This design comes from an exercise in tuning for a short achievable clock period and few clock cycles on the open sky130 flow, not from production work. Function was checked by simulation only, so behaviour that the tests miss may differ from the original. Power and IR drop assume default switching activity.

**M1 wires**

Bar = 100 um. Supply wires on this layer in grey.
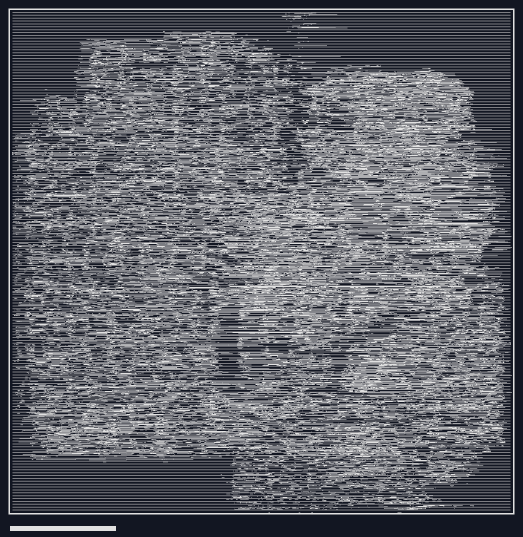
**The metal 2 layer**

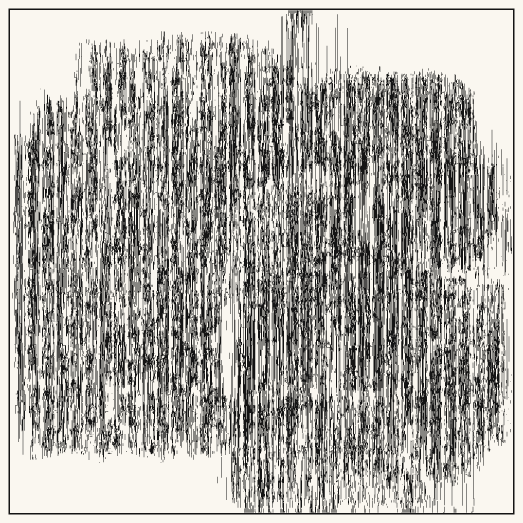
**Signal wires on met3**

Cells faint in the background.
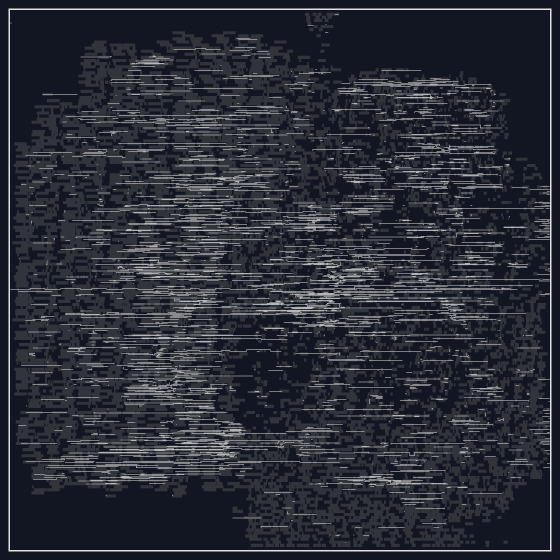
===== design/flow/config.mk =====
export PLATFORM = sky130hd
export DESIGN_NAME = cpu
export DESIGN_NICKNAME = cpu
export VERILOG_FILES = /design/flow/design.v
export SDC_FILE = /design/flow/constraint.sdc
export NUM_CORES = 4
export LEC_CHECK = 0
export CAP_MARGIN = 20
export CORE_MARGIN = 2
export CORE_UTILIZATION = 40
export SLEW_MARGIN = 20

===== design/flow/constraint.sdc =====
create_clock -name core_clock -period 16.0 [get_ports {clk}]
set_input_delay 3.2000 -clock core_clock [delete_from_list [all_inputs] [get_ports {clk}]]
set_output_delay 3.2000 -clock core_clock [all_outputs]
set_load 0.01 [all_outputs]

===== design/flow/design.v =====
typedef enum bit [6:0] {
    op_lui   = 7'b0110111,  
    op_auipc = 7'b0010111,  
    op_jal   = 7'b1101111,  
    op_jalr  = 7'b1100111,  
    op_br    = 7'b1100011,  
    op_load  = 7'b0000011,  
	op_store = 7'b0100011,  
    op_imm   = 7'b0010011,  
    op_reg   = 7'b0110011,  
    op_csr   = 7'b1110011   
} rv32i_opcode;
typedef enum bit [2:0] {
    beq  = 3'b000,
    bne  = 3'b001,
    blt  = 3'b100,
    bge  = 3'b101,
    bltu = 3'b110,
    bgeu = 3'b111
} branch_funct3_t;
typedef enum bit [2:0] {
    lb  = 3'b000,
    lh  = 3'b001,
    lw  = 3'b010,
    lbu = 3'b100,
    lhu = 3'b101
} load_funct3_t;
typedef enum bit [2:0] {
    sb = 3'b000,
    sh = 3'b001,
    sw = 3'b010
} store_funct3_t;
typedef enum bit [2:0] {
    add  = 3'b000,  
    sll  = 3'b001,
    slt  = 3'b010,
    sltu = 3'b011,
    axor = 3'b100,
    sr   = 3'b101,  
    aor  = 3'b110,
    aand = 3'b111
} arith_funct3_t;
typedef enum bit [2:0] {
    alu_add = 3'b000,
    alu_sll = 3'b001,
    alu_sra = 3'b010,
    alu_sub = 3'b011,
    alu_xor = 3'b100,
    alu_srl = 3'b101,
    alu_or  = 3'b110,
    alu_and = 3'b111
} alu_ops;
typedef logic [31:0] rv32i_word;
typedef logic [4:0] rv32i_reg;
typedef logic [3:0] rv32i_mem_wmask;
typedef enum bit [2:0] {
	immsel_null_imm = 3'd0,
	immsel_i_imm = 3'd1,
	immsel_b_imm = 3'd2,
	immsel_j_imm = 3'd3,
	immsel_s_imm = 3'd4,
	immsel_u_imm = 3'd5
} imm_sel_t;
typedef enum bit [1:0] {
	null_op = 2'd0,
	jal_op = 2'd1,
	jalr_op = 2'd2,
	br_op = 2'd3
} pc_branch_target_ops;
typedef struct packed {
	rv32i_opcode opcode; 
	imm_sel_t imm_mux_sel; 
	logic [1:0] op1_mux_sel; 
	logic op2_mux_sel; 
	alu_ops alu_op; 
	branch_funct3_t cmp_op; 
	store_funct3_t store_formatter_op; 
	logic logic_mux_sel; 
	pc_branch_target_ops pc_branch_target_op; 
	logic is_branch_instr; 
	logic is_jump_instr; 
	logic mem_write; 
	logic mem_read; 
	logic MEM_ready_mux_sel; 
	logic load_regfile; 
	logic [1:0] regfile_mux_sel; 
	load_funct3_t load_formatter_op; 
} rv32i_control_word;
module mux2 #(parameter width = 32)
(
	input sel,
	input [width-1:0] a, b,
	output logic [width-1:0] c
);
always_comb
begin
	case(sel)
		1'd0: c = a;
		1'd1: c = b; 
	endcase
end
endmodule
module mux4 #(parameter width = 32)
(
	input [1:0] sel,
	input [width-1:0] a, b, c, d,
	output logic [width-1:0] e
);
always_comb
begin
	case(sel)
		2'd0: e = a;
		2'd1: e = b;
		2'd2: e = c;
		2'd3: e = d;
	endcase
end
endmodule
module mux8 #(parameter width = 32)
(
	input [2:0] sel,
	input [width-1:0] a, b, c, d, e, f, g, h,
	output logic [width-1:0] i
);
always_comb
begin
	case(sel)
		3'd0: i = a;
		3'd1: i = b;
		3'd2: i = c;
		3'd3: i = d;
		3'd4: i = e;
		3'd5: i = f;
		3'd6: i = g;
		3'd7: i = h;
	endcase
end
endmodule
module sext #(parameter in_width = 1,
				parameter out_width = 32)
(
	input [in_width-1:0] in,
	output logic [out_width-1:0] out
);
logic [out_width-(in_width+1):0] sign;
assign sign = -1;
always_comb begin
	if(in[in_width-1] == 1'b1) out = {sign, in};
	else begin
		out = 0;
		out = out + in;
	end
end
endmodule
module zext #(parameter in_width = 1,
				parameter out_width = 32)
(
	input [in_width-1:0] in,
	output logic [out_width-1:0] out
);
always_comb begin
	out = 0;
	out = out + in;
end
endmodule
module register #(parameter width = 32)
(
    input clk,
    input rst,
    input load,
    input [width-1:0] in,
    output logic [width-1:0] out
);
logic [width-1:0] data;
always_ff @(posedge clk)
begin
    if (rst)
        data <= '0;
    else if (load)
    begin
        data <= in;
    end
end
always_comb
begin
    out = data;
end
endmodule
module pc_register #(parameter width = 32)
(
    input clk,
    input rst,
    input load,
    input [width-1:0] in,
    output logic [width-1:0] out
);
logic [width-1:0] data;
always_ff @(posedge clk)
begin
    if (rst)
        data <= 32'h00000060;
    else if (load)
    begin
        data <= in;
    end
end
always_comb
begin
    out = data;
end
endmodule
module mem_ready_reg
(
	input clk,
	input rst,
	input logic mem_resp,
	input logic global_load,
	output logic ready
);
logic mem_resp_prev_out;
logic global_load_prev_out;
logic ready_in;
logic ready_load;
register #(.width(1)) mem_resp_prev
(
	.clk(clk), .rst(rst),
	.load(1'b1),
	.in(mem_resp),
	.out(mem_resp_prev_out)
);
register #(.width(1)) global_load_prev
(
	.clk(clk), .rst(rst),
	.load(1'd1),
	.in(global_load),
	.out(global_load_prev_out)
);
register #(.width(1)) ready_reg
(
	.clk(clk), .rst(rst),
	.load(ready_load),
	.in(ready_in),
	.out(ready)
);
always_comb
begin
	if (mem_resp == 1 && mem_resp_prev_out == 0)
	begin
		ready_load = 1;
		ready_in = 1;
	end
	else if (global_load == 1 && global_load_prev_out == 0)
	begin
		ready_load = 1;
		ready_in = 0;
	end
	else
	begin
		ready_load = 0;
		ready_in = 0;
	end
end
endmodule
module regfile
(
    input clk,
    input rst,
    input load,
    input [31:0] in,
    input [4:0] src_a, src_b, dest,
    output logic [31:0] reg_a, reg_b
);
logic [31:0] data [32]  ;
always_ff @(posedge clk)
begin
    if (load && dest)
    begin
        data[dest] <= in;
    end
end
always_comb
begin
	if (load && dest == src_a && dest != 0) begin
		reg_a = in;
	end
	else begin
		reg_a = src_a ? data[src_a] : 0;
	end
end
always_comb begin
	if (load && dest == src_b && dest != 0) begin
		reg_b = in;
	end
	else begin
		reg_b = src_b ? data[src_b] : 0;
	end
end
endmodule
module alu
(
    input alu_ops aluop,
    input [31:0] a, b,
    output logic [31:0] f
);
always_comb
begin
    case (aluop)
        alu_add:  f = a + b;
        alu_sll:  f = a << b[4:0];
        alu_sra:  f = $signed(a) >>> b[4:0];
        alu_sub:  f = a - b;
        alu_xor:  f = a ^ b;
        alu_srl:  f = a >> b[4:0];
        alu_or:   f = a | b;
        alu_and:  f = a & b;
    endcase
end
endmodule
module cmp 
(
	input branch_funct3_t cmpop,
	input rv32i_word a, b,
	output logic cmp_out
);
always_comb
begin
	case(cmpop)
		beq: begin
			if (a == b)
				cmp_out = 1;
			else
				cmp_out = 0;
		end
		bne: begin
			if (a != b)
				cmp_out = 1;
			else
				cmp_out = 0;
		end
		blt: begin
			if ($signed(a) < $signed(b))
				cmp_out = 1;
			else
				cmp_out = 0;
		end
		bge: begin
			if ($signed(a) >= $signed(b))
				cmp_out = 1;
			else 
				cmp_out = 0;
		end
		bltu: begin
			if (a < b)
				cmp_out = 1;
			else
				cmp_out = 0;
		end
		bgeu: begin
			if (a >= b)
				cmp_out = 1;
			else 
				cmp_out = 0;
		end
		default: cmp_out = 0;
	endcase
end
endmodule
module control_rom
(
	input rv32i_opcode opcode,
	input logic [2:0] funct3,
	input logic [6:0] funct7,
	output rv32i_control_word control_word
);
always_comb begin
	control_word.opcode = opcode;
	control_word.imm_mux_sel = immsel_null_imm;
	control_word.op1_mux_sel = 2'd0;  
	control_word.op2_mux_sel = 0;
	control_word.alu_op = alu_ops'(3'd0);
	control_word.cmp_op = branch_funct3_t'(3'd0);
	control_word.store_formatter_op = store_funct3_t'(3'd0);
	control_word.logic_mux_sel = 0;
	control_word.pc_branch_target_op = null_op;
	control_word.is_branch_instr = 0;
	control_word.is_jump_instr = 0;
	control_word.mem_write = 0;
	control_word.mem_read = 0;
	control_word.MEM_ready_mux_sel = 0;
	control_word.load_regfile = 0;
	control_word.regfile_mux_sel = 0;
	control_word.load_formatter_op = load_funct3_t'(3'd0);
	case(opcode)
		op_lui: 
		begin
			control_word.imm_mux_sel = immsel_u_imm;
			control_word.op1_mux_sel = 2'd2;
			control_word.op2_mux_sel = 1;
			control_word.alu_op = alu_add;
			control_word.logic_mux_sel = 0;
			control_word.load_regfile = 1;
			control_word.regfile_mux_sel = 2'd0;
		end
		op_auipc: 
		begin
			control_word.imm_mux_sel = immsel_u_imm;
			control_word.op1_mux_sel = 2'd1;
			control_word.op2_mux_sel = 1;
			control_word.alu_op = alu_add;
			control_word.logic_mux_sel = 0;
			control_word.load_regfile = 1;
			control_word.regfile_mux_sel = 2'd0;
		end
		op_jal: 
		begin
			control_word.imm_mux_sel = immsel_j_imm;
			control_word.pc_branch_target_op = jal_op;
			control_word.is_jump_instr = 1;
			control_word.load_regfile = 1;
			control_word.regfile_mux_sel = 2'd1;
		end
		op_jalr: 
		begin
			control_word.imm_mux_sel = immsel_i_imm;
			control_word.pc_branch_target_op = jalr_op;
			control_word.is_jump_instr = 1;
			control_word.load_regfile = 1;
			control_word.regfile_mux_sel = 2'd1;
		end
		op_br: 
		begin
			control_word.imm_mux_sel = immsel_b_imm;
			control_word.op1_mux_sel = 2'd0;
			control_word.op2_mux_sel = 1'd0;
			control_word.cmp_op = branch_funct3_t'(funct3);
			control_word.is_branch_instr = 1;
			control_word.pc_branch_target_op = br_op;
		end
		op_load: 
		begin
			control_word.imm_mux_sel = immsel_i_imm;
			control_word.op1_mux_sel = 2'd0;
			control_word.op2_mux_sel = 1'd1;
			control_word.alu_op = alu_add;
			control_word.logic_mux_sel = 0;
			control_word.MEM_ready_mux_sel = 1;
			control_word.mem_read = 1;
			control_word.load_regfile = 1;
			control_word.regfile_mux_sel = 2'd2;
			control_word.load_formatter_op = load_funct3_t'(funct3);
		end
		op_store: 
		begin
			control_word.imm_mux_sel = immsel_s_imm;
			control_word.op1_mux_sel = 2'd0;
			control_word.op2_mux_sel = 1'd1;
			control_word.logic_mux_sel = 0;
			control_word.store_formatter_op = store_funct3_t'(funct3);
			control_word.MEM_ready_mux_sel = 1;
			control_word.mem_write = 1;
		end
		op_imm: 
		begin
			control_word.imm_mux_sel = immsel_i_imm;
			control_word.op1_mux_sel = 2'd0;
			control_word.op2_mux_sel = 1'd1;
			case(funct3)
				sr:
				begin
					control_word.logic_mux_sel = 0;
					if (funct7[5] == 1) control_word.alu_op = alu_sra;
					else control_word.alu_op = alu_srl;
				end
				slt:
				begin
					control_word.logic_mux_sel = 1;
					control_word.cmp_op = blt;
				end
				sltu:
				begin
					control_word.logic_mux_sel = 1;
					control_word.cmp_op = bltu;
				end
				default:
				begin
					control_word.alu_op = alu_ops'(funct3);
					control_word.logic_mux_sel = 0;
				end
			endcase
			control_word.load_regfile = 1;
			control_word.regfile_mux_sel = 2'd0;
		end
		op_reg: 
		begin
			control_word.op1_mux_sel = 2'd0;
			control_word.op2_mux_sel = 1'd0;
			case(funct3)
				sr:
				begin
					control_word.logic_mux_sel = 0;
					if (funct7[5] == 1) control_word.alu_op = alu_sra;
					else control_word.alu_op = alu_srl;
				end
				slt:
				begin
					control_word.logic_mux_sel = 1;
					control_word.cmp_op = blt;
				end
				sltu:
				begin
					control_word.logic_mux_sel = 1;
					control_word.cmp_op = bltu;
				end
				add:
				begin
					control_word.logic_mux_sel = 0;
					if (funct7[5] == 1) control_word.alu_op = alu_sub;
					else control_word.alu_op = alu_add;
				end
				default:
				begin
					control_word.alu_op = alu_ops'(funct3);
					control_word.logic_mux_sel = 0;
				end
			endcase
			control_word.load_regfile = 1;
			control_word.regfile_mux_sel = 2'd0;
		end
		default: ;
	endcase
end
endmodule
module instr_decoder
(
    input [31:0] data,
    output [2:0] funct3,
    output [6:0] funct7,
    output rv32i_opcode opcode,
    output [31:0] i_imm,
    output [31:0] s_imm,
    output [31:0] b_imm,
    output [31:0] u_imm,
    output [31:0] j_imm,
    output rv32i_reg rs1,
    output rv32i_reg rs2,
    output rv32i_reg rd
);
assign funct3 = data[14:12];
assign funct7 = data[31:25];
assign opcode = rv32i_opcode'(data[6:0]);
assign i_imm = {{21{data[31]}}, data[30:20]};
assign s_imm = {{21{data[31]}}, data[30:25], data[11:7]};
assign b_imm = {{20{data[31]}}, data[7], data[30:25], data[11:8], 1'b0};
assign u_imm = {data[31:12], 12'h000};
assign j_imm = {{12{data[31]}}, data[19:12], data[20], data[30:21], 1'b0};
always_comb
begin
	case(opcode)
		op_lui, op_auipc, op_jal, op_jalr, op_load, op_imm, op_reg: rd = data[11:7];
		default: rd = 5'd0;
	endcase
end
always_comb
begin
	case(opcode)
		op_jalr, op_br, op_load, op_store, op_imm, op_reg: rs1 = data[19:15];
		default: rs1 = 5'd0;
	endcase
end
always_comb
begin
	case(opcode)
		op_br, op_store, op_reg: rs2 = data[24:20];
		default: rs2 = 5'd0;
	endcase
end
endmodule
module load_formatter
(
	input rv32i_word in,
	input logic [1:0] mem_offset,
	input load_funct3_t funct3,
	output rv32i_word out 
);
rv32i_word lb_d;
rv32i_word lh_d;
rv32i_word lbu_d;
rv32i_word lhu_d;
logic [7:0] extract_byte;
logic [15:0] extract_half;
always_comb
begin
	if(mem_offset == 2'b00) extract_byte = in[7:0];
	else if(mem_offset == 2'b01) extract_byte = in[15:8];
	else if(mem_offset == 2'b10) extract_byte = in[23:16];
	else extract_byte = in[31:24];
end
always_comb
begin
	if(mem_offset == 2'b10) extract_half = in[31:16];  
	else extract_half = in[15:0];  
end
sext #(.in_width(8)) sext_lb
(
	.in(extract_byte[7:0]),
	.out(lb_d)
);
sext #(.in_width(16)) sext_lh
(
	.in(extract_half[15:0]),
	.out(lh_d)
);
zext #(.in_width(8)) zext_lbu
(
	.in(extract_byte[7:0]),
	.out(lbu_d)
);
zext #(.in_width(16)) zext_lhu
(
	.in(extract_half[15:0]),
	.out(lhu_d)
);
always_comb
begin
	case(funct3)
		lb: out = lb_d;
		lh: out = lh_d;
		lw: out = in;
		lbu: out = lbu_d;
		lhu: out = lhu_d;
		default: out = 32'd0;
	endcase
end
endmodule
module store_formatter
(
	input rv32i_word in, 
	input logic [1:0] mem_offset,
	input store_funct3_t funct3,
	output rv32i_word out,
	output logic [3:0] wmask
);
logic [7:0] LSB_byte; 
logic [15:0] LSB_half;
rv32i_word sb_d;
rv32i_word sh_d;
logic [3:0] byte_wmask;
logic [3:0] half_wmask;
assign LSB_byte = in[7:0];
assign LSB_half = in[15:0];
always_comb
begin
	sb_d = 32'd0;
	if(mem_offset == 2'b00) 
	begin
		sb_d[7:0] = LSB_byte;
		byte_wmask = 4'b0001;
	end
	else if(mem_offset == 2'b01) 
	begin
		sb_d[15:8] = LSB_byte;
		byte_wmask = 4'b0010;
	end
	else if(mem_offset == 2'b10) 
	begin
		sb_d[23:16] = LSB_byte;
		byte_wmask = 4'b0100;
	end
	else 
	begin
		sb_d[31:24] = LSB_byte;
		byte_wmask = 4'b1000;
	end
end
always_comb
begin
	sh_d = 32'd0;
	if(mem_offset == 2'b10)
	begin
		sh_d[31:16] = LSB_half;
		half_wmask = 4'b1100;
	end
	else 
	begin 
		sh_d[15:0] = LSB_half;
		half_wmask = 4'b0011;
	end
end
always_comb
begin
	case(funct3)
		sb: 
		begin
			out = sb_d;
			wmask = byte_wmask;
		end
		sh: 
		begin
			out = sh_d;
			wmask = half_wmask;
		end
		sw:
		begin
			out = in;
			wmask = 4'b1111;
		end
		default: 
		begin
			out = 32'd0;
			wmask = 4'd0;
		end
	endcase
end
endmodule 
module fwd_unit
(
	input rv32i_reg EX_rs1,
	input rv32i_reg EX_rs2,
	input rv32i_reg MEM_rd,
	input rv32i_reg WB_rd,
	output logic [1:0] rs1_sel,
	output logic [1:0] rs2_sel
);
always_comb
begin
	if (MEM_rd == EX_rs1 && EX_rs1 != 0)
	begin
		rs1_sel = 2'd2;
	end
	else if (WB_rd == EX_rs1 && EX_rs1 != 0 && MEM_rd != EX_rs1)
	begin
		rs1_sel = 2'd1;
	end
	else
	begin
		rs1_sel = 2'd0;
	end
	if (MEM_rd == EX_rs2 && EX_rs2 != 0)
	begin
		rs2_sel = 2'd2;
	end
	else if (WB_rd == EX_rs2 && EX_rs2 != 0 && MEM_rd != EX_rs2)
	begin
		rs2_sel = 2'd1;
	end
	else
	begin
		rs2_sel = 2'd0;
	end
end
endmodule
module pc_branch_target_calc
(
	input pc_branch_target_ops op,
	input rv32i_word pc,
	input rv32i_word imm,
	input rv32i_word rs1_data,
	output rv32i_word branch_target
);
always_comb
begin
	case(op)
		null_op: branch_target = 32'd0;
		jal_op: branch_target = pc + imm;
		jalr_op: branch_target = (rs1_data + imm) & 32'hFFFFFFFE;
		br_op: branch_target = pc + imm;
	endcase
end
endmodule
module IF_stage
(
	input clk,
	input rst,
	input logic global_load,
	input rv32i_word imem_data,
	input logic imem_resp,
	input logic dmem_resp,
	input logic MEM_ready_out,
	input logic branch_flag,
	input logic branch_recovery,
	input EX_is_branch,
	input [3:0] EX_pht_idx,
	input rv32i_word EX_pc,
	input rv32i_word pc_branch_target,
	output logic imem_read,
	output rv32i_word imem_addr,
	output rv32i_word IF_ID_pc_plus4,
	output rv32i_word IF_ID_instruction,
	output rv32i_word IF_ID_pc_taken,
	output [3:0] IF_ID_pht_idx,
	output IF_ID_is_branch,
	output IF_ID_pht_prediction,
	output performance_btb_hit,
	output performance_btb_miss,
	output logic IF_ready_out
);
rv32i_word ir_out;
rv32i_word pc_out;
rv32i_word pc_mux_out;
rv32i_word pc_plus4;
rv32i_word reg_or_mem_out;
rv32i_opcode opcode;
rv32i_word btb_pc;
logic btb_hit;
logic pht_prediction;
logic is_jump;
logic is_branch;
logic [1:0] pc_mux_sel;
logic [3:0] bhr_out;
assign opcode = rv32i_opcode'(reg_or_mem_out[6:0]);
assign is_jump = (opcode == op_jal) || (opcode == op_jalr);
assign is_branch = (opcode == op_br);
assign IF_ID_is_branch = (is_jump || is_branch) && !branch_recovery;
assign IF_ID_pht_idx = pc_out[3:0] ^ bhr_out;
assign IF_ID_pc_taken = pc_mux_out;
assign IF_ID_pht_prediction = pht_prediction;
assign performance_btb_hit = btb_hit && (is_jump || (pht_prediction && is_branch));
assign performance_btb_miss = !btb_hit && (is_jump || (pht_prediction && is_branch));
assign pc_mux_sel[0] = btb_hit &&
	((pht_prediction && is_branch) || is_jump);
assign pc_mux_sel[1] = branch_recovery;
assign imem_read = !IF_ready_out; 
assign imem_addr = pc_out;
assign pc_plus4 = pc_out + 32'd4;
assign IF_ID_pc_plus4 = pc_plus4;
mem_ready_reg imem_ready
(
	.clk(clk), .rst(rst),
	.mem_resp(imem_resp && (!dmem_resp && !MEM_ready_out)),
	.global_load(global_load),
	.ready(IF_ready_out)
);
register ir
(
	.clk, .rst,
	.load(imem_resp),
	.in(imem_data),
	.out(ir_out)
);
mux2 reg_or_mem_mux
(
	.sel(imem_resp),
	.a(ir_out),
	.b(imem_data),
	.c(reg_or_mem_out)
);
mux2 instruction_mux
(
	.sel(branch_recovery),
	.a(reg_or_mem_out),
	.b(32'd0),
	.c(IF_ID_instruction)
);
pc_register pc
(
	.clk(clk), .rst(rst),
	.load(global_load),
	.in(pc_mux_out),
	.out(pc_out)
);
mux4 pc_mux
(
	.sel(pc_mux_sel),
	.a(pc_plus4),
	.b(btb_pc),
	.c(pc_branch_target),
	.d(pc_branch_target),
	.e(pc_mux_out)
);
assign bhr_out = 4'd0;
assign pht_prediction = 1'b0;
assign btb_hit = 1'b0;
assign btb_pc = 32'd0;
endmodule
module ID_stage
(
	input clk,
	input rst,
	input branch_recovery,
	input overwrite_load,
	input rv32i_reg rs1_prev,
	input rv32i_reg rs2_prev,
	input logic regfile_load,
	input rv32i_word regfile_in,
	input rv32i_reg regfile_dest,
	input rv32i_word pc_plus4,
	input rv32i_word instr,
	input logic is_branch,
	output rv32i_word ID_EX_pc_plus4,
	output rv32i_control_word ID_EX_control_word,
	output rv32i_word ID_EX_imm,
	output rv32i_reg ID_EX_rs1,
	output rv32i_reg ID_EX_rs2,
	output rv32i_reg ID_EX_rd,
	output rv32i_word ID_EX_rs1_data,
	output rv32i_word ID_EX_rs2_data,
	output logic ID_EX_is_branch
);
rv32i_reg rs1, rs1_addr;
rv32i_reg rs2, rs2_addr;
rv32i_reg rd;
rv32i_control_word control_word;
rv32i_word i_imm, s_imm, b_imm, u_imm, j_imm;
logic [2:0] funct3;
logic [6:0] funct7;
rv32i_opcode opcode;
assign ID_EX_rs1 = rs1;
assign ID_EX_rs2 = rs2;
assign ID_EX_pc_plus4 = pc_plus4;
instr_decoder instruction_decoder
(
	.data(instr),
	.funct3(funct3),
	.funct7(funct7),
	.opcode(opcode),
	.i_imm(i_imm),
	.s_imm(s_imm),
	.b_imm(b_imm),
	.u_imm(u_imm),
	.j_imm(j_imm),
	.rs1(rs1),
	.rs2(rs2),
	.rd(rd)
);
control_rom control_rom
(
	.opcode(opcode),
	.funct3(funct3),
	.funct7(funct7),
	.control_word(control_word)
);
mux8 imm_mux
(
	.sel(control_word.imm_mux_sel),
	.a(32'd0),
	.b(i_imm),
	.c(b_imm),
	.d(j_imm),
	.e(s_imm),
	.f(u_imm),
	.g(32'd0),
	.h(32'd0),
	.i(ID_EX_imm)
);
mux2 #(.width(5)) rd_mux
(
	.sel(branch_recovery),
	.a(rd),
	.b(5'd0),
	.c(ID_EX_rd)
);
mux2 #(.width(36)) control_word_mux 
(
	.sel(branch_recovery),
	.a(control_word),
	.b(36'd0),
	.c(ID_EX_control_word)
);
mux2 #(.width(5)) rs1_mux
(
	.sel(overwrite_load),
	.a(rs1),
	.b(rs1_prev),
	.c(rs1_addr)
);
mux2 #(.width(5)) rs2_mux
(
	.sel(overwrite_load),
	.a(rs2),
	.b(rs2_prev),
	.c(rs2_addr)
);
regfile regfile
(
	.clk(clk), .rst(rst),
	.load(regfile_load),
	.in(regfile_in),
	.dest(regfile_dest),
	.src_a(rs1_addr),
	.src_b(rs2_addr),
	.reg_a(ID_EX_rs1_data),
	.reg_b(ID_EX_rs2_data)
);
mux2 #(.width(1)) is_branch_mux
(
	.sel(branch_recovery),
	.a(is_branch),
	.b(0),
	.c(ID_EX_is_branch)
);
endmodule
module EX_stage
(
	input rv32i_word pc_plus4,
	input rv32i_control_word control_word,
	input rv32i_word imm,
	input rv32i_reg rs1,
	input rv32i_reg rs2,
	input rv32i_reg rd,
	input rv32i_word rs1_data,
	input rv32i_word rs2_data,
	input rv32i_word WB_regfile_in,
	input rv32i_word MEM_logic_out,
	input logic [1:0] fwd_unit_rs1_sel,
	input logic [1:0] fwd_unit_rs2_sel,
	input logic overwrite_load,
	input is_branch,
	input rv32i_word pc_taken,
	input pht_prediction,
	output rv32i_word EX_MEM_pc_plus4,
	output rv32i_control_word EX_MEM_control_word,
	output rv32i_word EX_MEM_logic_out,
	output rv32i_reg EX_MEM_rd,
	output rv32i_word EX_MEM_mem_data_out,
	output logic [3:0] EX_MEM_wmask,
	output logic branch_flag,
	output branch_recovery,
	output rv32i_word pc_branch_target,
	output rv32i_word source_pc,
	output performance_pht_prediction,
	output performance_pht_misprediction
);
rv32i_word valid_rs1_data;
rv32i_word valid_rs2_data;
rv32i_word op1_mux_out;
rv32i_word op2_mux_out;
rv32i_word alu_out;
rv32i_word cmp_out;
logic cmp_out_bit;
assign cmp_out = {31'd0, cmp_out_bit};
rv32i_word pc;
rv32i_word pc_branch_target_in;
logic branch_recovery_in;
assign pc = pc_plus4 - 4;
assign source_pc = pc;
assign branch_flag = (cmp_out && control_word.is_branch_instr) || control_word.is_jump_instr;
assign performance_pht_prediction = is_branch && (pht_prediction == branch_flag);
assign performance_pht_misprediction = is_branch && (pht_prediction != branch_flag);
assign EX_MEM_pc_plus4 = pc_plus4;
mux4 valid_rs1_mux
(
	.sel(fwd_unit_rs1_sel),
	.a(rs1_data),
	.b(WB_regfile_in),
	.c(MEM_logic_out),
	.d(32'd0),
	.e(valid_rs1_data)
);
mux4 valid_rs2_mux
(
	.sel(fwd_unit_rs2_sel),
	.a(rs2_data),
	.b(WB_regfile_in),
	.c(MEM_logic_out),
	.d(32'd0),
	.e(valid_rs2_data)
);
mux4 op1_mux
(
	.sel(control_word.op1_mux_sel),
	.a(valid_rs1_data),
	.b(pc),
	.c(32'd0),
	.d(32'd0),
	.e(op1_mux_out)
);
mux2 op2_mux
(
	.sel(control_word.op2_mux_sel),
	.a(valid_rs2_data),
	.b(imm),
	.c(op2_mux_out)
);
alu alu
(
	.aluop(control_word.alu_op),
	.a(op1_mux_out),
	.b(op2_mux_out),
	.f(alu_out)
);
cmp cmp
(
	.cmpop(control_word.cmp_op),
	.a(op1_mux_out),
	.b(op2_mux_out),
	.cmp_out(cmp_out_bit)
);
mux2 logic_mux
(
	.sel(control_word.logic_mux_sel),
	.a(alu_out),
	.b(cmp_out),
	.c(EX_MEM_logic_out)
);
store_formatter store_formatter
(
	.in(valid_rs2_data),
	.mem_offset(alu_out[1:0]),
	.funct3(control_word.store_formatter_op),
	.out(EX_MEM_mem_data_out),
	.wmask(EX_MEM_wmask)
);
pc_branch_target_calc bt_calc
(
	.op(control_word.pc_branch_target_op),
	.pc(pc),
	.imm(imm),
	.rs1_data(valid_rs1_data),
	.branch_target(pc_branch_target_in)
);
mux2 #(.width(36)) control_word_mux
(
	.sel(overwrite_load),
	.a(control_word),
	.b(36'd0),
	.c(EX_MEM_control_word)
);
mux2 #(.width(5)) rd_mux
(
	.sel(overwrite_load),
	.a(rd),
	.b(5'd0),
	.c(EX_MEM_rd)
);
mux2 pc_branch_target_mux
(
	.sel(branch_flag),
	.a(pc_plus4),
	.b(pc_branch_target_in),
	.c(pc_branch_target)
);
assign branch_recovery_in = pc_taken != pc_branch_target;
mux2 #(.width(1)) branch_recovery_mux
(
	.sel(is_branch),
	.a(1'd0),
	.b(branch_recovery_in),
	.c(branch_recovery)
);
endmodule
module MEM_stage
(
	input logic clk,
	input logic rst,
	input logic load,
	input rv32i_word pc_plus4,
	output rv32i_word MEM_WB_pc_plus4,
	input rv32i_control_word control_word,
	output rv32i_control_word MEM_WB_control_word,
	input rv32i_word logic_out,
	output rv32i_word MEM_WB_logic_out,
	input rv32i_reg rd,
	output rv32i_reg MEM_WB_rd,
	input rv32i_word mem_data_out,
	input logic [3:0] wmask,
	output rv32i_word MEM_WB_MDR,
	input logic dmem_resp,
	input logic imem_resp,
	input logic IF_ready_out,
	input rv32i_word dmem_rdata,
	output rv32i_word dmem_wdata,
	output rv32i_word dmem_addr,
	output logic dmem_write, 
	output logic dmem_read,
	output logic [3:0] dmem_wmask,
	output logic MEM_ready_out
);
logic dmem_ready_out;
rv32i_word mdr_out;
assign MEM_WB_pc_plus4 = pc_plus4;
assign MEM_WB_control_word = control_word;
assign MEM_WB_logic_out = logic_out;
assign MEM_WB_rd = rd;
assign dmem_wdata = mem_data_out;
assign dmem_addr = {logic_out[31:2],2'b00};
assign dmem_read = !dmem_ready_out && control_word.mem_read;
assign dmem_write = !dmem_ready_out && control_word.mem_write;
assign dmem_wmask = wmask;
mem_ready_reg dmem_ready
(
	.clk(clk), .rst(rst),
	.mem_resp(dmem_resp && (!imem_resp && !IF_ready_out)),
	.global_load(load),
	.ready(dmem_ready_out)
);
register mdr
(
	.clk(clk), .rst(rst),
	.load(dmem_resp),
	.in(dmem_rdata),
	.out(mdr_out)
);
mux2 reg_or_mem_mux
(
	.sel(dmem_resp),
	.a(mdr_out),
	.b(dmem_rdata),
	.c(MEM_WB_MDR)
);
mux2 #(.width(1)) MEM_ready_mux
(
	.sel(control_word.MEM_ready_mux_sel),
	.a(1'd1),
	.b(dmem_ready_out),
	.c(MEM_ready_out)
);
endmodule
module WB_stage
(
	input rv32i_word pc_plus4,
	input rv32i_word logic_out,
	input rv32i_word MDR,
	input rv32i_control_word control_word,
	output rv32i_word regfile_in
);
rv32i_word load_data;
load_formatter load_formatter
(
	.in(MDR),
	.mem_offset(logic_out[1:0]),
	.funct3(control_word.load_formatter_op),
	.out(load_data)
);
mux4 regfile_mux
(
	.sel(control_word.regfile_mux_sel),
	.a(logic_out),
	.b(pc_plus4),
	.c(load_data),
	.d(32'd0),
	.e(regfile_in)
);
endmodule
module IF_ID_reg
(
	input clk,
	input rst,
	input load,
	input rv32i_word pc_plus4_in,
	input rv32i_word instr_in,
	input logic is_branch_in,
	input [3:0] pht_idx_in,
	input rv32i_word pc_taken_in,
	input logic pht_prediction_in,
	output rv32i_word pc_plus4_out,
	output rv32i_word instr_out,
	output logic is_branch_out,
	output [3:0] pht_idx_out,
	output rv32i_word pc_taken_out,
	output logic pht_prediction_out
);
register pc_plus4
(
	.clk(clk), .rst(rst),
	.load(load),
	.in(pc_plus4_in),
	.out(pc_plus4_out)
);
register #(.width(1)) is_branch
(
	.clk(clk), .rst(rst),
	.load(load),
	.in(is_branch_in),
	.out(is_branch_out)
);
register #(.width(4)) pht_idx
(
	.clk(clk), .rst(rst),
	.load(load),
	.in(pht_idx_in),
	.out(pht_idx_out)
);
register pc_taken
(
	.clk(clk), .rst(rst),
	.load(load),
	.in(pc_taken_in),
	.out(pc_taken_out)
);
register instruction
(
	.clk(clk), .rst(rst),
	.load(load),
	.in(instr_in),
	.out(instr_out)
);
register #(.width(1)) pht_prediction
(
	.clk(clk), .rst(rst),
	.load(load),
	.in(pht_prediction_in),
	.out(pht_prediction_out)
);
endmodule
module ID_EX_reg
(
	input clk,
	input rst,
	input load,
	input overwrite_load,
	input rv32i_word pc_plus4_in,
	output rv32i_word pc_plus4_out,
	input rv32i_control_word control_word_in,
	output rv32i_control_word control_word_out,
	input rv32i_word imm_in,
	output rv32i_word imm_out,
	input rv32i_reg rs1_in,
	output rv32i_reg rs1_out,
	input rv32i_reg rs2_in,
	output rv32i_reg rs2_out,
	input rv32i_reg rd_in,
	output rv32i_reg rd_out,
	input rv32i_word rs1_data_in,
	output rv32i_word rs1_data_out,
	input rv32i_word rs2_data_in,
	output rv32i_word rs2_data_out,
	input is_branch_in,
	output is_branch_out,
	input [3:0] pht_idx_in,
	output [3:0] pht_idx_out,
	input rv32i_word pc_taken_in,
	output rv32i_word pc_taken_out,
	input pht_prediction_in,
	output pht_prediction_out
);
register pc_plus4
(
	.clk, .rst,
	.load,
	.in(pc_plus4_in),
	.out(pc_plus4_out)
);
register #(.width(36)) control_word
(
	.clk, .rst,
	.load,
	.in(control_word_in),
	.out(control_word_out)
);
register imm
(
	.clk, .rst,
	.load,
	.in(imm_in),
	.out(imm_out)
);
register #(.width(5)) rs1
(
	.clk, .rst,
	.load,
	.in(rs1_in),
	.out(rs1_out)
);
register #(.width(5)) rs2
(
	.clk, .rst,
	.load,
	.in(rs2_in),
	.out(rs2_out)
);
register #(.width(5)) rd
(
	.clk, .rst,
	.load,
	.in(rd_in),
	.out(rd_out)
);
register rs1_data
(
	.clk, .rst,
	.load(load || overwrite_load),
	.in(rs1_data_in),
	.out(rs1_data_out)
);
register rs2_data
(
	.clk, .rst,
	.load(load || overwrite_load),
	.in(rs2_data_in),
	.out(rs2_data_out)
);
register #(.width(1)) is_branch
(
	.clk, .rst,
	.load,
	.in(is_branch_in),
	.out(is_branch_out)
);
register #(.width(4)) pht_idx
(
	.clk, .rst,
	.load,
	.in(pht_idx_in),
	.out(pht_idx_out)
);
register pc_taken
(
	.clk, .rst,
	.load,
	.in(pc_taken_in),
	.out(pc_taken_out)
);
register #(.width(1)) pht_prediction
(
	.clk, .rst,
	.load,
	.in(pht_prediction_in),
	.out(pht_prediction_out)
);
endmodule
module EX_MEM_reg
(
	input logic clk,
	input logic rst,
	input logic load,
	input rv32i_word pc_plus4_in,
	output rv32i_word pc_plus4_out,
	input rv32i_control_word control_word_in,
	output rv32i_control_word control_word_out,
	input rv32i_word logic_out_in,
	output rv32i_word logic_out_out,
	input rv32i_reg rd_in,
	output rv32i_reg rd_out,
	input rv32i_word mem_data_out_in,
	output rv32i_word mem_data_out_out,
	input logic [3:0] wmask_in,
	output logic [3:0] wmask_out
);
register pc_plus4
(
	.clk(clk), .rst(rst),
	.load(load),
	.in(pc_plus4_in),
	.out(pc_plus4_out)
);
register #(.width(36)) control_word
(
	.clk(clk), .rst(rst),
	.load(load),
	.in(control_word_in),
	.out(control_word_out)
);
register logic_out
(
	.clk(clk), .rst(rst),
	.load(load),
	.in(logic_out_in),
	.out(logic_out_out)
);
register #(.width(5)) rd
(
	.clk(clk), .rst(rst),
	.load(load),
	.in(rd_in),
	.out(rd_out)
);
register mem_data_out
(
	.clk(clk), .rst(rst),
	.load(load),
	.in(mem_data_out_in),
	.out(mem_data_out_out)
);
register #(.width(4)) wmask
(
	.clk(clk), .rst(rst),
	.load(load),
	.in(wmask_in),
	.out(wmask_out)
);
endmodule
module MEM_WB_reg
(
	input clk,
	input rst,
	input load,
	input rv32i_word pc_plus4_in,
	output rv32i_word pc_plus4_out,
	input rv32i_control_word control_word_in,
	output rv32i_control_word control_word_out,
	input rv32i_word logic_out_in,
	output rv32i_word logic_out_out,
	input rv32i_reg rd_in,
	output rv32i_reg rd_out,
	input rv32i_word MDR_in,
	output rv32i_word MDR_out
);
register pc_plus4
(
	.clk(clk), .rst(rst),
	.load(load),
	.in(pc_plus4_in),
	.out(pc_plus4_out)
);
register #(.width(36)) control_word
(
	.clk(clk), .rst(rst),
	.load(load),
	.in(control_word_in),
	.out(control_word_out)
);
register logic_out
(
	.clk(clk), .rst(rst),
	.load(load),
	.in(logic_out_in),
	.out(logic_out_out)
);
register #(.width(5)) rd
(
	.clk(clk), .rst(rst),
	.load(load),
	.in(rd_in),
	.out(rd_out)
);
register MDR
(
	.clk(clk), .rst(rst),
	.load(load),
	.in(MDR_in),
	.out(MDR_out)
);
endmodule
module cpu
(
	input clk,
	input rst,
	input logic imem_resp,
	input rv32i_word imem_rdata,
	output logic imem_read,
	output rv32i_word imem_addr,
	input logic dmem_resp,
	input rv32i_word dmem_rdata,
	output logic dmem_read,
	output logic dmem_write,
	output rv32i_word dmem_addr,
	output rv32i_word dmem_wdata,
	output logic [3:0] dmem_wmask
);
logic performance_pht_prediction;
logic performance_pht_misprediction;
logic performance_btb_hit;
logic performance_btb_miss;
logic global_load;
logic overwrite_load;
logic both_mem_resp;
logic branch_flag;
logic branch_recovery;
logic is_branch;
logic [3:0] pht_idx;
rv32i_word pc_branch_target;
logic IF_ready_out;
logic MEM_ready_out;
rv32i_word IF_ID_pc_plus4;
rv32i_word IF_ID_instruction;
logic [3:0] IF_ID_pht_idx;
logic IF_ID_is_branch;
rv32i_word IF_ID_pc_taken;
logic IF_ID_pht_prediction;
rv32i_word ID_pc_plus4;
rv32i_word ID_instruction;
logic ID_is_branch;
rv32i_word ID_EX_pc_plus4;
rv32i_control_word ID_EX_control_word;
rv32i_word ID_EX_imm;
rv32i_reg ID_EX_rs1;
rv32i_reg ID_EX_rs2;
rv32i_reg ID_EX_rd;
rv32i_word ID_EX_rs1_data;
rv32i_word ID_EX_rs2_data;
logic [3:0] ID_EX_pht_idx;
logic ID_EX_is_branch;
rv32i_word ID_EX_pc_taken;
logic ID_EX_pht_prediction;
logic [1:0] fwd_unit_rs1_sel;
logic [1:0] fwd_unit_rs2_sel;
rv32i_word EX_pc_plus4;
rv32i_control_word EX_control_word;
rv32i_word EX_imm;
rv32i_reg EX_rs1;
rv32i_reg EX_rs2;
rv32i_reg EX_rd;
rv32i_word EX_rs1_data;
rv32i_word EX_rs2_data;
rv32i_word EX_pc_taken;
rv32i_word EX_pc;
logic EX_pht_prediction;
rv32i_word EX_MEM_pc_plus4;
rv32i_control_word EX_MEM_control_word;
rv32i_word EX_MEM_logic_out;
rv32i_reg EX_MEM_rd;
rv32i_word EX_MEM_mem_data_out;
logic [3:0] EX_MEM_wmask;
rv32i_word MEM_pc_plus4;
rv32i_control_word MEM_control_word;
rv32i_word MEM_logic_out;
rv32i_reg MEM_rd;
rv32i_word MEM_mem_data_out;
logic [3:0] MEM_wmask;
rv32i_word MEM_WB_pc_plus4;
rv32i_control_word MEM_WB_control_word;
rv32i_word MEM_WB_logic_out;
rv32i_reg MEM_WB_rd;
rv32i_word MEM_WB_MDR;
rv32i_word WB_pc_plus4;
rv32i_control_word WB_control_word;
rv32i_word WB_logic_out;
rv32i_reg WB_rd;
rv32i_word WB_MDR;
rv32i_word regfile_in;
rv32i_word MEM_fwd_data;
assign MEM_fwd_data = (MEM_control_word.regfile_mux_sel == 2'd1) ? MEM_pc_plus4 : MEM_logic_out;
assign global_load = ((IF_ready_out && dmem_resp) || 
					 (imem_resp && MEM_ready_out) || 
					 (IF_ready_out && MEM_ready_out) ||
				     (imem_resp && dmem_resp))
					 && !overwrite_load;
assign overwrite_load = 
	(MEM_control_word.opcode == op_load) && 
	dmem_resp && 
	(MEM_rd == EX_rs1 || MEM_rd == EX_rs2);
IF_stage IF
(
	.clk, .rst,
	.global_load(global_load),
	.imem_data(imem_rdata),
	.imem_resp(imem_resp),
	.dmem_resp(dmem_resp),
	.MEM_ready_out(MEM_ready_out),
	.branch_flag(branch_flag),
	.branch_recovery(branch_recovery),
	.EX_is_branch(is_branch),
	.EX_pht_idx(pht_idx),
	.EX_pc(EX_pc),
	.pc_branch_target(pc_branch_target),
	.imem_read(imem_read),
	.imem_addr(imem_addr),
	.IF_ID_pc_plus4(IF_ID_pc_plus4),
	.IF_ID_instruction(IF_ID_instruction),
	.IF_ID_pc_taken(IF_ID_pc_taken),
	.IF_ID_pht_idx(IF_ID_pht_idx),
	.IF_ID_is_branch(IF_ID_is_branch),
	.IF_ID_pht_prediction(IF_ID_pht_prediction),
	.performance_btb_hit(performance_btb_hit),
	.performance_btb_miss(performance_btb_miss),
	.IF_ready_out(IF_ready_out)
);
IF_ID_reg IF_ID_reg
(
	.clk, .rst,
	.load(global_load),
	.pc_plus4_in(IF_ID_pc_plus4),
	.instr_in(IF_ID_instruction),
	.is_branch_in(IF_ID_is_branch),
	.pht_idx_in(IF_ID_pht_idx),
	.pc_taken_in(IF_ID_pc_taken),
	.pht_prediction_in(IF_ID_pht_prediction),
	.pc_plus4_out(ID_pc_plus4),
	.instr_out(ID_instruction),
	.is_branch_out(ID_is_branch),
	.pht_idx_out(ID_EX_pht_idx),
	.pc_taken_out(ID_EX_pc_taken),
	.pht_prediction_out(ID_EX_pht_prediction)
);
ID_stage ID
(
	.clk, .rst,
	.branch_recovery(branch_recovery),
	.overwrite_load(overwrite_load),
	.rs1_prev(EX_rs1),
	.rs2_prev(EX_rs2),
	.regfile_load(WB_control_word.load_regfile),
	.regfile_in(regfile_in),
	.regfile_dest(WB_rd),
	.pc_plus4(ID_pc_plus4),
	.instr(ID_instruction),
	.is_branch(ID_is_branch),
	.ID_EX_pc_plus4(ID_EX_pc_plus4),
	.ID_EX_control_word(ID_EX_control_word),
	.ID_EX_imm(ID_EX_imm),
	.ID_EX_rs1(ID_EX_rs1),
	.ID_EX_rs2(ID_EX_rs2),
	.ID_EX_rd(ID_EX_rd),
	.ID_EX_rs1_data(ID_EX_rs1_data),
	.ID_EX_rs2_data(ID_EX_rs2_data),
	.ID_EX_is_branch(ID_EX_is_branch)
);
ID_EX_reg ID_EX_reg
(
	.clk, .rst,
	.load(global_load),
	.overwrite_load(overwrite_load),
	.pc_plus4_in(ID_EX_pc_plus4),
	.control_word_in(ID_EX_control_word),
	.imm_in(ID_EX_imm),
	.rs1_in(ID_EX_rs1),
	.rs2_in(ID_EX_rs2),
	.rd_in(ID_EX_rd),
	.rs1_data_in(ID_EX_rs1_data),
	.rs2_data_in(ID_EX_rs2_data),
	.is_branch_in(ID_EX_is_branch),
	.pht_idx_in(ID_EX_pht_idx),
	.pc_taken_in(ID_EX_pc_taken),
	.pht_prediction_in(ID_EX_pht_prediction),
	.pc_plus4_out(EX_pc_plus4),
	.control_word_out(EX_control_word),
	.imm_out(EX_imm),
	.rs1_out(EX_rs1),
	.rs2_out(EX_rs2),
	.rd_out(EX_rd),
	.rs1_data_out(EX_rs1_data),
	.rs2_data_out(EX_rs2_data),
	.is_branch_out(is_branch),
	.pht_idx_out(pht_idx),
	.pc_taken_out(EX_pc_taken),
	.pht_prediction_out(EX_pht_prediction)
);
fwd_unit fwd_unit
(
	.EX_rs1(EX_rs1),
	.EX_rs2(EX_rs2),
	.MEM_rd(MEM_rd),
	.WB_rd(WB_rd),
	.rs1_sel(fwd_unit_rs1_sel),
	.rs2_sel(fwd_unit_rs2_sel)
);
EX_stage EX
(
	.pc_plus4(EX_pc_plus4),
	.control_word(EX_control_word),
	.imm(EX_imm),
	.rs1(EX_rs1),
	.rs2(EX_rs2),
	.rd(EX_rd),
	.rs1_data(EX_rs1_data),
	.rs2_data(EX_rs2_data),
	.WB_regfile_in(regfile_in),
	.MEM_logic_out(MEM_fwd_data),
	.fwd_unit_rs1_sel(fwd_unit_rs1_sel),
	.fwd_unit_rs2_sel(fwd_unit_rs2_sel),
	.overwrite_load(overwrite_load),
	.is_branch(is_branch),
	.pc_taken(EX_pc_taken),
	.pht_prediction(EX_pht_prediction),
	.EX_MEM_pc_plus4(EX_MEM_pc_plus4),
	.EX_MEM_control_word(EX_MEM_control_word),
	.EX_MEM_logic_out(EX_MEM_logic_out),
	.EX_MEM_rd(EX_MEM_rd),
	.EX_MEM_mem_data_out(EX_MEM_mem_data_out),
	.EX_MEM_wmask(EX_MEM_wmask),
	.branch_flag(branch_flag),
	.branch_recovery(branch_recovery),
	.pc_branch_target(pc_branch_target),
	.source_pc(EX_pc),
	.performance_pht_prediction(performance_pht_prediction),
	.performance_pht_misprediction(performance_pht_misprediction)
);
EX_MEM_reg EX_MEM_reg
(
	.clk, .rst,
	.load(global_load || overwrite_load),
	.pc_plus4_in(EX_MEM_pc_plus4),
	.control_word_in(EX_MEM_control_word),
	.logic_out_in(EX_MEM_logic_out),
	.rd_in(EX_MEM_rd),
	.mem_data_out_in(EX_MEM_mem_data_out),
	.wmask_in(EX_MEM_wmask),
	.pc_plus4_out(MEM_pc_plus4),
	.control_word_out(MEM_control_word),
	.logic_out_out(MEM_logic_out),
	.rd_out(MEM_rd),
	.mem_data_out_out(MEM_mem_data_out),
	.wmask_out(MEM_wmask)
);
MEM_stage MEM
(
	.clk, .rst,
	.load(global_load || overwrite_load),
	.pc_plus4(MEM_pc_plus4),
	.control_word(MEM_control_word),
	.logic_out(MEM_logic_out),
	.rd(MEM_rd),
	.mem_data_out(MEM_mem_data_out),
	.wmask(MEM_wmask),
	.dmem_resp(dmem_resp),
	.imem_resp(imem_resp),
	.IF_ready_out(IF_ready_out),
	.dmem_rdata(dmem_rdata),
	.MEM_WB_pc_plus4(MEM_WB_pc_plus4),
	.MEM_WB_control_word(MEM_WB_control_word),
	.MEM_WB_logic_out(MEM_WB_logic_out),
	.MEM_WB_rd(MEM_WB_rd),
	.MEM_WB_MDR(MEM_WB_MDR),
	.dmem_wdata(dmem_wdata),
	.dmem_addr(dmem_addr),
	.dmem_write(dmem_write),
	.dmem_read(dmem_read),
	.dmem_wmask(dmem_wmask),
	.MEM_ready_out(MEM_ready_out)
);
MEM_WB_reg MEM_WB_reg
(
	.clk, .rst,
	.load(global_load || overwrite_load),
	.pc_plus4_in(MEM_WB_pc_plus4),
	.control_word_in(MEM_WB_control_word),
	.logic_out_in(MEM_WB_logic_out),
	.rd_in(MEM_WB_rd),
	.MDR_in(MEM_WB_MDR),
	.pc_plus4_out(WB_pc_plus4), 
	.control_word_out(WB_control_word),
	.logic_out_out(WB_logic_out),
	.rd_out(WB_rd),
	.MDR_out(WB_MDR)
);
WB_stage WB
(
	.pc_plus4(WB_pc_plus4),
	.logic_out(WB_logic_out),
	.MDR(WB_MDR),
	.control_word(WB_control_word),
	.regfile_in(regfile_in)
);
endmodule

===== design/flow/run.sh =====
#!/bin/bash
# synth_recipe.tcl (not shown) runs the flow's synth.tcl, then flattens the netlist and writes it again
# the make line also repeats each setting of config.mk as NAME=value (left out here)
make -C /OpenROAD-flow-scripts/flow DESIGN_CONFIG=/design/flow/config.mk WORK_HOME=/design/flow/orfs CLKGATE_MAP_FILE= SYNTH_SCRIPT=/design/flow/synth_recipe.tcl finish

==> flow_summary_export.csv <==
group,metric,value,unit
outcome,outcome,"timing/DRC/antenna clean",
yosys,ys.warnings.count,27,
clock_network,cts_max_level,4,
power,peakVddDrop,111.2,uV
timing,tightest_slew,1251,ps
power,leakage,0.03309,uW
place,gp_congestion,0.9926,
critical_path,cp_top_family,"simple AND/OR/NAND/NOR gates",
clock_network,cts_sinks,1626,
timing,rsz0062_at_grt,"false",
layout,utilization,44.80,%
power,cellPowerDensity,95.57,nW/um^2
hold_path,worstHoldPathType,"reg2reg",
yosys,synthArstFlopShare,0,%
place,dp_hpwl,236700,um
timing,clock_skew,62.39,ps
floorplanning,dieArea,226200,um^2
timing,hold_violations,0,
clock_network,post_cts_buffers,0,
floorplanning,die_x,475.6,um
clock_network,clk_latency,860,ps
detailed_routing,dr.pass1.iters,8,
detailed_routing,vias_per_cell,6.270,
yosys,synthCells,8973,
layout,largest_reg_flops,1024,
timing,finalSetupTns,0,ps
global_routing,antenna_found_initial,17,
layout,stdcell_count,11890,
place,numPortBuffers,168,
global_routing,grt_overflow_total,0,
layout,regMostFlops,"ID.regfile.data",
layout,drive_gt1_share,10.27,%
timing,slew_viol_final,0,
critical_path,worstPathMaxFanout,43,
layout,fillers,21060,
detailed_routing,remaining_drc_errors,0,
run,maxCapViolCount,0,
detailed_routing,drt_iter0_markers,8889,
floorplanning,start_util,40.14,%
yosys,yosysUniqueCellTypes,96,
timing,max_freq,90.77,MHz
clock_network,cts_tree,"built",
timing,fin_crit,11020,ps
layout,nets,8987,
layout,area_growth,11.63,%
global_routing,grt_pass1_wl,509600,um
yosys,synth_enable_flop_cells,1024,
yosys,synth-main-ff-cell,"edfxtp_1",
clock_network,clock-root-buffer,"clkbuf_16",
critical_path,cp_data_required_time,16780,ps
clock_network,ctsResizeCount,0,
critical_path,cp.arrival,11800,ps
timing,max_slew_margin,16.57,%
detailed_routing,final_antenna_net_count,0,
yosys,syn-cell-area,88960,um^2
floorplanning,pin_count,171,
critical_path,critPathSlowestCell,"and2_1",
yosys,synth_area_per_cell,9.914,um^2
clock_network,cts.hold.buffers_added,0,
global_routing,grt_max_degree,205,
clock_network,cts-buffers-inserted,176,
clock_network,clk_path_buf_depth,3,
critical_path,crit_path_end_kind,"register",
floorplanning,rows,173,
global_routing,grt_pass1_vias,70900,
global_routing,track_usage,30.92,%
detailed_routing,wl_per_cell,30.25,um
critical_path,crit_path_max_incr_delay,810,ps
floorplanning,fp.dieH,475.6,um
floorplanning,coreArea,221700,um^2
critical_path,startpoint_type,"register",
critical_path,critPathKind,"reg2reg",
timing,finalSetupViolations,0,
clock_network,clkSlewWorstSetupHoldPaths,70,ps
yosys,synth-seq-cells,1626,
place,dp_cells,11550,
critical_path,cpMostUsedCell,"buf_4",
yosys,seq_area_frac_synth,48.11,%
timing,finalCritPeriodShare,68.85,%
critical_path,path_buf_inv,4,
Testbench counts, summed over its fixed seeds: cycles 70,548.
## Picture notes: 'M1 wires'
nets with wire on the layer: 8496
main direction: horizontal
longest straight run: 131 um
wire length on this layer: 140 mm
share of all routed wire: 39%

## Picture notes: 'the metal 2 layer'
nets with wire on the layer: 7290
wire length on this layer: 167 mm
share of all routed wire: 46%
main direction: vertical

## Picture notes: 'signal wires on met3'
wire length on this layer: 30.4 mm
longest straight run: 138 um
share of all routed wire: 8.5%
via count: 74520
met3 usage: 5.251%
final wirelength: 359500 um

## logic make-up (layout without fill, tap and decap cells)
family                   after synthesis  after routing  share of synthesized area (%)
AND/OR/NAND/NOR                     3075           3075                          15.39
AO/OA/AOI/OAI                       2417           2417                          18.10
flip-flops                          1626           1626                          48.11
buffers and inverters                968            863                          4.457
multiplexers                         508            508                          9.491
XOR/XNOR                             215            215                          2.117
adder cells (fa/ha/maj)              163            163                          2.326
other                                  1             44                       0.004215
## cell usage after synthesis, types with 21 or more instances
master	number	area [um^2]
nor3b_1	35	262.8
o211ai_1	63	473.0
a21oi_1	592	2963
or2_2	26	162.7
nand2b_1	43	269.0
a31oi_1	177	1107
xnor2_1	134	1174
o21ai_0	330	1652
edfxtp_1	1024	30750
inv_1	159	596.8
a21o_1	43	322.8
ha_1	159	1989
and2_1	279	1745
xor2_1	81	709.4
a22oi_1	69	518.0
o311ai_1	21	183.9
nand3_1	132	660.6
a211oi_1	489	3671
a311oi_1	164	1436
a22o_1	68	595.6
nand2_1	1507	5657
nor4_1	28	175.2
mux2i_1	202	2022
nor3_1	155	775.7
mux4_2	264	5946
nand3b_1	24	180.2
mux2_2	40	450.4
nor4b_1	21	183.9
o22ai_1	92	575.6
o22a_1	51	446.7
o21ai_1	34	170.2
nor2b_1	32	200.2
or3_1	29	181.4
nor2_1	645	2421
buf_4	69	518.0
clkbuf_1	619	2323
a221oi_1	26	227.7
dfxtp_1	602	12050
buf_1	90	337.8
and3_1	75	469.2
o21a_1	22	165.2
## power by group
group / leakage, uW / internal, uW / switching [uW]
Combinational: 0.0168 / 289 / 561
Sequential: 0.0136 / 4490 / 76.5
Clock: 0.00279 / 2270 / 1810
Total: 0.0331 / 7050 / 2450
## worst reg2reg max path, delay by kind of cell, from the launching register on
family                   cells  cell delay [ps]
AO/OA/AOI/OAI               14             3670
adder cells (fa/ha/maj)      1              350
flip-flops                   1              750
buffers and inverters        4             1470
AND/OR/NAND/NOR             13             4120
multiplexers                 2              600
## cell type report
class	count	area, um^2	share of cell area [%]
antenna	10	25.02	0.02520
clock buffer	230	4787	4.821
clock inverter	93	925.9	0.9324
inverter	167	626.9	0.6312
multi-input combinational	6412	42940	43.24
sequential	1626	42810	43.11
tap	2975	3722	3.748
timing repair buffer	373	3466	3.490
## layout by cell type (no fill, tap or decap), drive strengths merged, types with 81 or more instances in the layout
master,synthesis,layout
a211oi,493,493
a21oi,592,592
a311oi,164,164
a31oi,177,177
and2,280,280
buf,182,208
clkbuf,619,230
clkdlybuf4s50,0,165
dfxtp,602,602
edfxtp,1024,1024
ha,159,159
inv,163,165
mux2i,203,203
mux4,264,264
nand2,1507,1507
nand3,133,133
nor2,645,645
nor3,156,156
o21ai,364,364
o22ai,93,93
xnor2,134,134
xor2,81,81
## metal layers
metal / share of wire, % / vias to the layer above / GRT usage [%]
met4: 6.3 / 10 / 16.73
met3: 8.5 / 847 / 5.251
li1: - / 32800 / -
met5: 0.016 / - / 0
met1: 39 / 37090 / 39.31
met2: 46 / 3771 / 50.20
## path summary, 6_finish.rpt
kind                                                    from                             end  slack (ps)  cells after the start
worst max-delay path            MEM_WB_reg.logic_out.data[1]  IF_ID_reg.instruction.data[16]        4980                     34
worst min-delay path             IF_ID_reg.pc_plus4.data[27]     ID_EX_reg.pc_plus4.data[27]         450                      2
worst max register to register  MEM_WB_reg.logic_out.data[1]  IF_ID_reg.instruction.data[16]        4980                     34
worst min register to register   IF_ID_reg.pc_plus4.data[27]     ID_EX_reg.pc_plus4.data[27]         450                      2
## stage by stage
step	power (uW)	hold WS (ps)	area (um^2)	setup slack, ps
floorplan	5145	422.7	89080	7417
global placement	5476	433.9	93420	5083
detailed placement	5474	446.3	93450	5193
CTS	9512	452.4	99160	5093
global route	9757	468.9	99290	4245
finish	9490	450.6	99310	4984

[re-timing with driven ports]
The results above use ideal ports. As a check the final layout listed here was re-extracted and re-timed, cells and wires unchanged. Step 1 sets driving cells, clkbuf_16 on the clock port and buf_2 on the other inputs (assumed; they add their load-dependent delay and slew). Step 2 moves the port delays by t, midway between the first and last clock arrival at a register: inputs arrive t later, outputs are due t later. That takes back most of the time a late clock gives input paths. Three values: ideal, step 1, step 2; two values: the first two.
t (ns): 0.915
slack for setup (ns): 4.984 / 4.984 / 4.984
worst hold slack (ns): 0.451 / 0.451 / 0.451
worst setup path at the end: register to register
cell pins on the clock port's net: 1
After both steps setup and hold are still met in this run. The setup slack of this run moves by 0.000 ns with the drivers and by 0.000 ns with both steps.
